Background: an optimization exercise with open tools, aiming at small area and a short achievable clock period. Do not read the settings as production practice.
In this exercise RTL edits were held to simulation tests only and were not proved equivalent to the original.
Not every run is shown, and edits may drop behaviour that the tests do not exercise.
Power figures rest on the tool's default switching activity, not on a simulated workload.

run_1/top_view.png
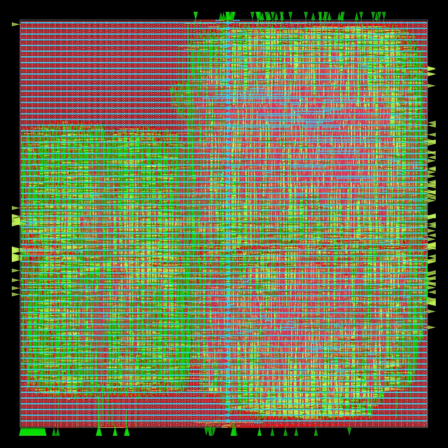
run_1/route_heat.png
Bar = 200 um. The die is cut into 24 by 24 equal tiles; dark purple is low, yellow is high, scaled to the fullest tile. Values are wire area over tile area, all layers added.
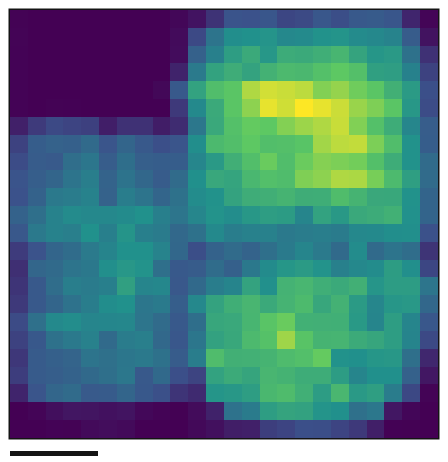
run_1/placed.png
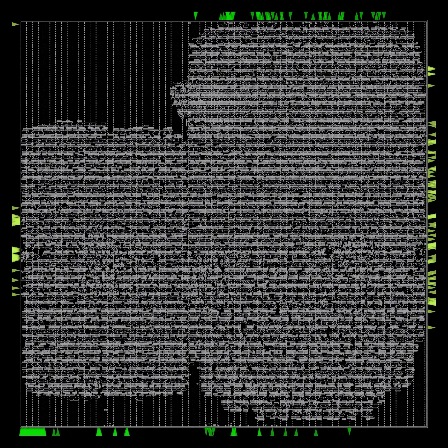
==> flow/design.v <==
`timescale 1ns / 1ps
module Pipeline(clk,
                HLEN,
                Instr_IN,
                Instr_IN_addr,
                Instr_IN_en,
                mode_code,
                pkt_in,
                rst,
                rst_FIFO,
                thread_IF,
                FIFO_EMPTY,
                FIFO_FULL,
                pkt_out);
    input clk;
    input [63:0] HLEN;
    input [31:0] Instr_IN;
    input [8:0] Instr_IN_addr;
    input Instr_IN_en;
    input [1:0] mode_code;
    input [63:0] pkt_in;
    input rst;
    input rst_FIFO;
    input [1:0] thread_IF;
   output FIFO_EMPTY;
   output FIFO_FULL;
   output [63:0] pkt_out;
   integer k;
   wire [5:0] in_op = Instr_IN[31:26];
   wire in_as = (in_op == 6'd1) | (in_op == 6'd9);
   wire in_movi = (in_op == 6'd2);
   wire in_short = ~in_as & ~in_movi;
   reg [2:0] in_sc;
   always @(*) begin
      case (in_op)
         6'd3: in_sc = 3'd1;
         6'd4: in_sc = 3'd2;
         6'd5: in_sc = 3'd3;
         6'd6: in_sc = 3'd4;
         6'd7: in_sc = 3'd5;
         6'd8: in_sc = 3'd6;
         default: in_sc = 3'd0;
      endcase
   end
   wire [25:0] in_enc = {in_as, (in_op == 6'd9) | in_short, Instr_IN[23:10],
                         in_short ? in_sc : Instr_IN[9:7], Instr_IN[6:0]};
   wire [6:0] in_idx = {Instr_IN_addr[8:7], Instr_IN_addr[4:0]};
   reg [26*128-1:0] imem;
   always @(posedge clk) begin
      for (k = 0; k < 128; k = k + 1)
         if (Instr_IN_en && in_idx == k)
            imem[k*26 +: 26] <= in_enc;
   end
   reg [31:0] pc0, pc1, pc2, pc3;
   reg [25:0] fw0, fw1, fw2, fw3;
   always @(*) begin
      fw0 = 26'd0; fw1 = 26'd0; fw2 = 26'd0; fw3 = 26'd0;
      for (k = 0; k < 32; k = k + 1) begin
         fw0 = fw0 | ({26{pc0[k]}} & imem[(k+0)*26 +: 26]);
         fw1 = fw1 | ({26{pc1[k]}} & imem[(k+32)*26 +: 26]);
         fw2 = fw2 | ({26{pc2[k]}} & imem[(k+64)*26 +: 26]);
         fw3 = fw3 | ({26{pc3[k]}} & imem[(k+96)*26 +: 26]);
      end
   end
   reg [25:0] fetch;
   always @(*) begin
      case (thread_IF)
         2'd0: fetch = fw0;
         2'd1: fetch = fw1;
         2'd2: fetch = fw2;
         default: fetch = fw3;
      endcase
   end
   reg [64*32-1:0] rf;
   reg [31:0] rf_v;
   reg [63:0] r0_0, r0_1, r0_2, r0_3, r1_0, r1_1, r1_2, r1_3;
   always @(*) begin
      r0_0 = 64'd0; r0_1 = 64'd0; r0_2 = 64'd0; r0_3 = 64'd0;
      r1_0 = 64'd0; r1_1 = 64'd0; r1_2 = 64'd0; r1_3 = 64'd0;
      for (k = 0; k < 8; k = k + 1) begin
         r0_0 = r0_0 | ({64{(fw0[23:21] == k) & rf_v[k]}} & rf[(k+0)*64 +: 64]);
         r0_1 = r0_1 | ({64{(fw1[23:21] == k) & rf_v[k+8]}} & rf[(k+8)*64 +: 64]);
         r0_2 = r0_2 | ({64{(fw2[23:21] == k) & rf_v[k+16]}} & rf[(k+16)*64 +: 64]);
         r0_3 = r0_3 | ({64{(fw3[23:21] == k) & rf_v[k+24]}} & rf[(k+24)*64 +: 64]);
         r1_0 = r1_0 | ({64{(fw0[18:16] == k) & rf_v[k]}} & rf[(k+0)*64 +: 64]);
         r1_1 = r1_1 | ({64{(fw1[18:16] == k) & rf_v[k+8]}} & rf[(k+8)*64 +: 64]);
         r1_2 = r1_2 | ({64{(fw2[18:16] == k) & rf_v[k+16]}} & rf[(k+16)*64 +: 64]);
         r1_3 = r1_3 | ({64{(fw3[18:16] == k) & rf_v[k+24]}} & rf[(k+24)*64 +: 64]);
      end
   end
   reg [63:0] r0_f, r1_f;
   always @(*) begin
      case (thread_IF)
         2'd0: begin r0_f = r0_0; r1_f = r1_0; end
         2'd1: begin r0_f = r0_1; r1_f = r1_1; end
         2'd2: begin r0_f = r0_2; r1_f = r1_2; end
         default: begin r0_f = r0_3; r1_f = r1_3; end
      endcase
   end
   reg [25:0] ins;           
   reg [1:0] thread_ID;
   reg [63:0] rs_data, rt_data;
   always @(posedge clk) begin
      ins <= fetch;
      if (rst) begin
         thread_ID <= 2'd0;
         rs_data <= 64'd0;
         rt_data <= 64'd0;
      end else begin
         thread_ID <= thread_IF;
         rs_data <= r0_f;
         rt_data <= r1_f;
      end
   end
   wire id_as = ins[25];
   wire id_addi = ins[25] & ~ins[24];
   wire id_subi = ins[25] & ins[24];
   wire id_movi = ~ins[25] & ~ins[24];
   wire id_short = ~ins[25] & ins[24];
   wire [2:0] id_sc = ins[9:7];
   wire id_lw = id_short & (id_sc == 3'd1);
   wire id_sw = id_short & (id_sc == 3'd2);
   wire id_beq = id_short & (id_sc == 3'd3);
   wire id_bgt = id_short & (id_sc == 3'd4);
   wire id_blt = id_short & (id_sc == 3'd5);
   wire id_j = id_short & (id_sc == 3'd6);
   wire [4:0] id_rt = ins[20:16];
   wire [15:0] id_off = ins[15:0];
   wire br_eq = (rt_data == rs_data);
   wire br_gt = ($signed(rt_data) > $signed(rs_data));
   wire br_lt = ($signed(rt_data) < $signed(rs_data));
   wire pc_ctrl = (id_beq & br_eq) | (id_bgt & br_gt) | (id_blt & br_lt) | id_j;
   wire [31:0] bta1h = 32'd1 << id_off[4:0];
   wire tk0 = pc_ctrl & (thread_ID == 2'd0);
   wire tk1 = pc_ctrl & (thread_ID == 2'd1);
   wire tk2 = pc_ctrl & (thread_ID == 2'd2);
   wire tk3 = pc_ctrl & (thread_ID == 2'd3);
   always @(posedge clk) begin
      if (rst) begin
         pc0 <= 32'd1; pc1 <= 32'd1; pc2 <= 32'd1; pc3 <= 32'd1;
      end else begin
         if (tk0) pc0 <= bta1h; else if (thread_IF == 2'd0) pc0 <= {pc0[30:0], pc0[31]};
         if (tk1) pc1 <= bta1h; else if (thread_IF == 2'd1) pc1 <= {pc1[30:0], pc1[31]};
         if (tk2) pc2 <= bta1h; else if (thread_IF == 2'd2) pc2 <= {pc2[30:0], pc2[31]};
         if (tk3) pc3 <= bta1h; else if (thread_IF == 2'd3) pc3 <= {pc3[30:0], pc3[31]};
      end
   end
   wire [63:0] id_x = id_sw ? rt_data : rs_data;
   wire [4:0] id_a5 = rs_data[4:0] + id_off[4:0];
   reg ex_lw, ex_sw, ex_wre, ex_sub, ex_movi;
   reg [4:0] ex_rt;
   reg [4:0] ex_a5;
   reg [63:0] ex_x;
   reg [15:0] ex_off;
   reg [1:0] ex_thread;
   always @(posedge clk) begin
      if (rst) begin
         ex_lw <= 1'b0; ex_sw <= 1'b0; ex_wre <= 1'b0; ex_rt <= 5'd0;
      end else begin
         ex_lw <= id_lw; ex_sw <= id_sw; ex_wre <= id_as | id_movi | id_lw;
         ex_rt <= id_rt;
      end
      ex_sub <= id_subi;
      ex_movi <= id_movi;
      ex_a5 <= id_a5;
      ex_x <= id_x;
      ex_off <= id_off;
      ex_thread <= thread_ID;
   end
   wire [16:0] ex_lo = ex_sub ? {1'b0, ex_x[15:0]} - {1'b0, ex_off}
                              : {1'b0, ex_x[15:0]} + {1'b0, ex_off};
   wire [47:0] ex_hi_inc = ex_x[63:16] + 48'd1;
   wire [47:0] ex_hi_dec = ex_x[63:16] - 48'd1;
   wire [47:0] ex_hi = ex_lo[16] ? (ex_sub ? ex_hi_dec : ex_hi_inc) : ex_x[63:16];
   wire [63:0] ex_val = ex_movi ? {48'd0, ex_off} :
                        ex_sw ? ex_x : {ex_hi, ex_lo[15:0]};
   wire wp_en = (mode_code == 2'b00);
   wire rp_en = (mode_code == 2'b01);
   reg [5:0] WP, RP;
   reg a_empty, a_full, f_empty, f_full;
   reg [4:0] hlen;
   wire inc_w = wp_en & ~f_full;
   wire inc_r = rp_en & ~f_empty;
   wire [5:0] WP_p1 = WP + 6'd1;
   wire [5:0] RP_p1 = RP + 6'd1;
   wire [5:0] depth = WP - RP;
   wire eq0 = (WP == RP);
   wire eqw = (WP_p1 == RP);
   wire eqr = (RP_p1 == WP);
   wire eq_n = (inc_w == inc_r) ? eq0 : (inc_w ? eqw : eqr);
   wire ae_n = (depth < 6'd4);
   wire af_n = (depth > 6'd60);
   always @(posedge clk) begin
      if (rst_FIFO) begin
         WP <= 6'd0; RP <= 6'd0;
         a_empty <= 1'b0; a_full <= 1'b0;
         f_empty <= 1'b0; f_full <= 1'b0;
         hlen <= 5'd0;
      end else begin
         if (inc_w) WP <= WP_p1;
         if (inc_r) RP <= RP_p1;
         a_empty <= ae_n; a_full <= af_n;
         f_empty <= eq_n & ae_n;
         f_full <= eq_n & af_n;
         if (wp_en) hlen <= HLEN[4:0];
      end
   end
   assign FIFO_EMPTY = f_empty;
   assign FIFO_FULL = f_full;
   wire [4:0] ex_addr = ex_a5 + hlen;
   wire [4:0] ex_da = (ex_lw | ex_sw) ? ex_addr : ex_rt;
   wire [4:0] da_n = rst ? 5'd0 : ex_da;
   wire [5:0] sa0 = {1'b0, da_n} + RP;
   wire [5:0] sa1 = {1'b0, da_n} + RP_p1;
   reg [5:0] m_sa;
   reg m_sw, m_lw, m_wre;
   reg [2:0] m_rt;
   reg [63:0] m_val;
   reg [1:0] m_thread;
   always @(posedge clk) begin
      if (rst_FIFO)
         m_sa <= {1'b0, da_n};
      else if (inc_r)
         m_sa <= sa1;
      else
         m_sa <= sa0;
      if (rst) begin
         m_sw <= 1'b0; m_lw <= 1'b0; m_wre <= 1'b0;
      end else begin
         m_sw <= ex_sw; m_lw <= ex_lw; m_wre <= ex_wre;
      end
      m_rt <= ex_rt[2:0];
      m_val <= ex_val;
      m_thread <= ex_thread;
   end
   reg [64*64-1:0] dmem;
   reg [63:0] rd_sel, wr_sel;
   always @(*) begin
      for (k = 0; k < 64; k = k + 1) begin
         rd_sel[k] = rp_en ? (RP == k) : (m_sa == k);
         wr_sel[k] = (wp_en & (WP == k)) | (~wp_en & m_sw & (m_sa == k));
      end
   end
   wire [63:0] d_wdata = wp_en ? pkt_in : m_val;
   reg [63:0] d_rdata;
   always @(*) begin
      d_rdata = 64'd0;
      for (k = 0; k < 64; k = k + 1)
         d_rdata = d_rdata | ({64{rd_sel[k]}} & dmem[k*64 +: 64]);
   end
   reg [63:0] dout;
   always @(posedge clk) begin
      dout <= d_rdata;
      for (k = 0; k < 64; k = k + 1)
         if (wr_sel[k])
            dmem[k*64 +: 64] <= d_wdata;
   end
   assign pkt_out = dout;
   wire [63:0] rf_wdata = m_lw ? d_rdata : m_val;
   always @(posedge clk) begin
      for (k = 0; k < 32; k = k + 1) begin
         if (m_wre && {m_thread, m_rt} == k)
            rf[k*64 +: 64] <= rf_wdata;
         if (rst)
            rf_v[k] <= 1'b0;
         else if (m_wre && {m_thread, m_rt} == k)
            rf_v[k] <= 1'b1;
      end
   end
endmodule
==> flow/flow/run.sh <==
#!/bin/bash
set -o pipefail
bash standard.sh \
  SETUP_SLACK_MARGIN=5.7 \
  REMOVE_ABC_BUFFERS=1 \
  "BUFFER_PORTS_ARGS=-buffer_cell sky130_fd_sc_hd__buf_4" \
  "CTS_ARGS=-sink_clustering_enable -repair_clock_nets -sink_clustering_size 20 -sink_clustering_max_diameter 50 -dont_use_dummy_load" \
  finish > standard_flow.log 2>&1
==> flow/standard.sh <==
#!/bin/bash
# synth_recipe.tcl (not shown) runs the flow's synth.tcl, then flattens the netlist and writes it again
# the make line also repeats each setting of config.mk as NAME=value (left out here)
make -C /OpenROAD-flow-scripts/flow DESIGN_CONFIG=/design/flow/config.mk WORK_HOME=/design/flow/orfs CLKGATE_MAP_FILE= SYNTH_SCRIPT=/design/flow/synth_recipe.tcl "${@:-finish}"
==> flow/config.mk <==
export PLATFORM = sky130hd
export DESIGN_NAME = Pipeline
export DESIGN_NICKNAME = Pipeline
export VERILOG_FILES = /design/flow/design.v
export SDC_FILE = /design/flow/constraint.sdc
export NUM_CORES = 4
export LEC_CHECK = 0
export CAP_MARGIN = 20
export CORE_MARGIN = 2
export CORE_UTILIZATION = 40
export PLACE_DENSITY = 0.5
export SLEW_MARGIN = 20
==> flow/constraint.sdc <==
create_clock -name core_clock -period 10.0 [get_ports {clk}]
set_input_delay 2.0000 -clock core_clock [delete_from_list [all_inputs] [get_ports {clk}]]
set_output_delay 2.0000 -clock core_clock [all_outputs]
set_load 0.01 [all_outputs]
==> out/qor.csv, run 1 <==
metric,value,unit
cts_root_buf,clkbuf_16,
status,timing/DRC/antenna clean,
worst-path-max-fanout,9,
timing_hold_violations_final,0,
finClkSkew,0.212,ns
via_per_inst,7.62,
cts_tree,yes,
clkLatencyLatePin,1.23,ns
clock-sinks,10043,
antenna_found_initial,232,
area_growth_syn_to_layout,19.5,%
syn-cell-area,377000,sq um
hold_class,flip-flop to flip-flop,
synth_seq_area_share,78.4,%
synth.most_common_cell,edfxtp_1,
via_count,275659,
placementRows,356,
required,10.89,ns
drive_gt1_share,20.2,%
first_pass_iters,14,
grt.total_usage,39.2,%
worst_slew_pin_slew,1.38,ns
cp-end-kind,flip-flop,
place_hpwl,895000,um
ant_nets,0,
period_needed,4.63,ns
syn_area_per_cell,17.5,sq um
drt-initial-drc-count,63973,
synthCells,21609,
synth_edf_count,9472,
die_h,975,um
About top_view.png:
DIE AREA: 951,000 sq um
io pins: 243
final instance area: 451,000 sq um
final wirelength: 1,980,000 um
Final Util: 48.0%

About route_heat.png:
tiles over half the peak: 35%
fullest tile: 0.98
mean over tiles: 0.39
nearly empty tiles: 13%

About placed.png:
sequential share of cell area: 65.7%
core area: 940,000 sq um
Fillers: 78.2k

[run 1: what timing repair did]
action,4_1_cts,5_1_grt
buffers inserted,495,268
setup endpoints to repair,3017,2415
gates resized for setup,1219,793
pin swaps,302,322
gates cloned,335,82
[run 1: report_power, final]
part	total [W]	internal [W]	switching (W)
Sequential	0.0475	0.0469	0.000589
Clock	0.0316	0.0165	0.0151
Combinational	0.00589	0.00157	0.00432
[run 1: logic make-up after synthesis]
| kind of cell | after synthesis | share of synthesized area (%) |
|---|---|---|
| flip-flops | 10043 | 78.4 |
| AO/OA/AOI/OAI | 6715 | 14.5 |
| AND/OR/NAND/NOR | 2702 | 3.66 |
| buffers and inverters | 1613 | 1.80 |
| multiplexers | 282 | 0.802 |
| adder cells (fa/ha/maj) | 158 | 0.534 |
| XOR/XNOR | 96 | 0.223 |
[run 1: stage by stage]
stage	hold slack (ns)	worst slack (ns)	utilization (%)	total power, W	area [sq um]
2_1_floorplan	0.310	0.995	-	0.0496	371000
6_report	0.320	5.37	48.0	0.0850	451000
5_1_grt	0.327	5.46	47.9	0.0861	450000
3_3_place_gp	0.314	2.51	42.6	0.0521	400000
3_5_place_dp	0.313	2.50	42.6	0.0522	400000
4_1_cts	0.326	5.52	47.0	0.0841	441000
[run 1: layer usage]
| layer | routed length [um] | up-vias | GRT usage [%] | share of wire, % |
|---|---|---|---|---|
| met5 | 2610 | - | 0.295 | 0.13 |
| met4 | 181000 | 152 | 26.9 | 9.2 |
| met3 | 316000 | 7215 | 14.3 | 16 |
| met2 | 813000 | 29595 | 56.0 | 41 |
| met1 | 667000 | 142826 | 49.8 | 34 |
| li1 | - | 95871 | - | - |
[run 1: flip-flops by register name, indices dropped and copies added (netlist names), 5 cells and up]
name / cells
dmem: 4096
imem: 3328
rf: 2048
dout: 64
ex_x: 64
m_val: 64
rs_data: 64
rt_data: 64
pc0: 32
pc1: 32
pc2: 32
pc3: 32
rf_v: 32
ins: 23
ex_off: 16
RP: 6
WP: 6
m_sa: 6
ex_a5: 5
ex_rt: 5
hlen: 5
[run 1: final timing paths]
kind,startpoint,endpoint,slack (ns),cells after the start
setup / recovery,mode_code[1],rf[1961],5.37,17
hold / removal,ins[10],ex_off[10],0.32,0
setup reg to reg,RP[2],rf[1655],5.47,9
hold reg to reg,ins[10],ex_off[10],0.32,0
[run 1: worst max-delay path: stages]
cell	delay, ns
buf_12	0.11
nand2b_4	0.16
buf_12	0.14
buf_4	0.12
buf_6	0.12
nand2_8	0.11
buf_12	0.13
o22ai_4	0.11
buf_12	0.26
buf_12	0.19
buf_16	0.16
a22o_1	0.20
a221oi_2	0.16
nand4_1	0.22
or4_4	0.56
buf_12	0.18
mux2_4	0.43
[run 1: final cells by class]
class | count | area, sq um
inverter | 119 | 453
multi-input combinational | 10167 | 86100
antenna | 292 | 731
fill | 78197 | 489000
tap | 12530 | 15700
sequential | 10043 | 296000
clock buffer | 949 | 23700
timing repair buffer | 2082 | 28100
[run 1: cells in the final DEF, fill, tap and decap left out, types with 128 or more instances in the layout]
cell	synthesis	final
buf_16	0	170
nand3_1	482	472
diode_2	0	292
buf_6	11	216
a22o_1	1747	1742
a221oi_2	3	482
a222oi_1	448	448
a21oi_1	480	468
ha_1	153	148
buf_12	0	452
buf_4	43	1077
nand4_1	572	572
a21o_1	171	171
nand2_1	781	714
dfxtp_1	571	435
nor2_1	383	216
mux2_4	0	234
clkbuf_16	0	1007
nor2_4	1	168
mux2i_1	139	134
edfxtp_1	9472	9472
a221oi_1	1724	1223
o22ai_4	11	128
a22oi_1	1502	1499
==> run 2: changes to the inputs <==
--- a/flow/config.mk
+++ b/flow/config.mk
@@ -8,5 +8,6 @@
 export CAP_MARGIN = 20
 export CORE_MARGIN = 2
 export CORE_UTILIZATION = 40
+export MIN_ROUTING_LAYER = met2
 export PLACE_DENSITY = 0.5
 export SLEW_MARGIN = 20
==> run 2 against run 1 <==
The flow now stops in global routing (5_1_grt). Synthesized cell count is the same. Area after synthesis is the same.
==> out/qor.csv, run 2 <==
metric,value,unit,change
status,did not finish,,
lastStage,global routing (5_1_grt),,
stop_error,[ERROR GRT-0116] Global routing finished with congestion. Check the congestion regions in the DRC Viewer.,,
overflow,796,,
die-width,975,um,
placementRows,356,,unchanged
grt_first_pass_wirelength,2900000,um,
place_congestion,1.00,,
synth.most_common_cell,edfxtp_1,,
synth_cell_types,101,,
synth_seq_area_share,78.4,%,unchanged
yosys.area.top_type,edfxtp_1,,
synth_compound_area_share,14.5,%,unchanged
synth_top_family_by_area,compound AO/OA/AOI/OAI gates,,
ys_top_cells_by_area,"edfxtp_1, a22o_1, a221oi_1, dfxtp_1, a22oi_1",,
htreeDepth,6,,
pin_count,243,,unchanged
synthMuxAreaShare,0.802,%,unchanged
grt.total_usage,66.6,%,
synth_flop_cell,edfxtp_1,,
synth-simple-area-share,3.66,%,unchanged
cts_root_buf,clkbuf_16,,
synthCells,21609,,unchanged
first_global_vias,371733,,
cts_buffer_depth,5,,
syn_area_per_cell,17.5,sq um,unchanged
start_util,40.1,%,
clock-sinks,10043,,unchanged
die_h,975,um,unchanged
async_flop_share,0,%,
syn-cell-area,377000,sq um,unchanged
place_hpwl,897000,um,+0.12%
pre_cts_ws,2.40,ns,-0.0997 ns
cts-buffers-inserted,967,,
yosys.area_share.xor_xnor,0.223,%,unchanged
dpl_cell_area,400000,sq um,about the same
placement.io_buffers,179,,
yosys.area_share.adder,0.534,%,unchanged
synth_edf_count,9472,,unchanged
yosys_register_bits,10043,,
-- run 2: worst max path at each step --
stage	end	slack (ns)	cells after the start
4_1_cts	rf[275]	5.46	13
3_5_place_dp	rf[26]	2.40	12
3_3_place_gp	rf[26]	2.42	12
2_1_floorplan	dmem[3008]	1.0	3
-- run 2: kinds of logic after synthesis --
group / after synthesis
buf+inv: 1613
fa+ha+maj: 158
compound gates: 6715
simple gates: 2702
xor+xnor: 96
mux: 282
flops: 10043
-- run 2: power by group through the flow --
stage	sequential, W	combinational, W	clock (W)
2_1_floorplan	0.0480	0.00151	0
3_3_place_gp	0.0483	0.00387	0
3_5_place_dp	0.0483	0.00392	0
4_1_cts	0.0475	0.00526	0.0318
-- run 2: per-layer routing --
layer	track usage, %	overflow
met1	-	-
met3	73.9	558
met2	70.3	58
met4	49.6	79
met5	54.9	101
-- run 2: through the flow --
| step | std cells | power [W] | hold slack, ns |
|---|---|---|---|
| 3_3_place_gp | 33749 | 0.0521 | 0.314 |
| 2_1_floorplan | 20115 | 0.0496 | 0.310 |
| 3_5_place_dp | 33752 | 0.0522 | 0.320 |
| 4_1_cts | 35741 | 0.0845 | 0.323 |
-- run 2: what timing repair did --
action                      CTS
setup buffers               627
hold buffers                  0
pin swaps                   354
cloned                      395
setup endpoints to repair  3030
hold endpoints to repair      0
resized for setup          1358

==> what the ideal ports hide <==
How much do the figures lean on ideal ports? The routed layout below was timed once more, with nothing changed but the port constraints.
Step 1, drivers: a clkbuf_16 drives clk and a buf_2 each remaining input, both assumed.
Step 2 also shifts input and output timing later by t, the mid clock arrival at the registers, as if the neighbouring blocks saw the same clock.
Slacks: no drivers / after step 1 / after step 2; pairs: no drivers / after step 1.
run: run 1
t, ns: 1.298
setup WS [ns]: 5.368 / 5.337 / 4.039
worst register clock-pin slew, ns: 0.09 / 0.09
After both steps setup and hold are still met in run 1. The setup slack of run 1 moves by -0.031 ns with the drivers and by -1.329 ns with both steps.
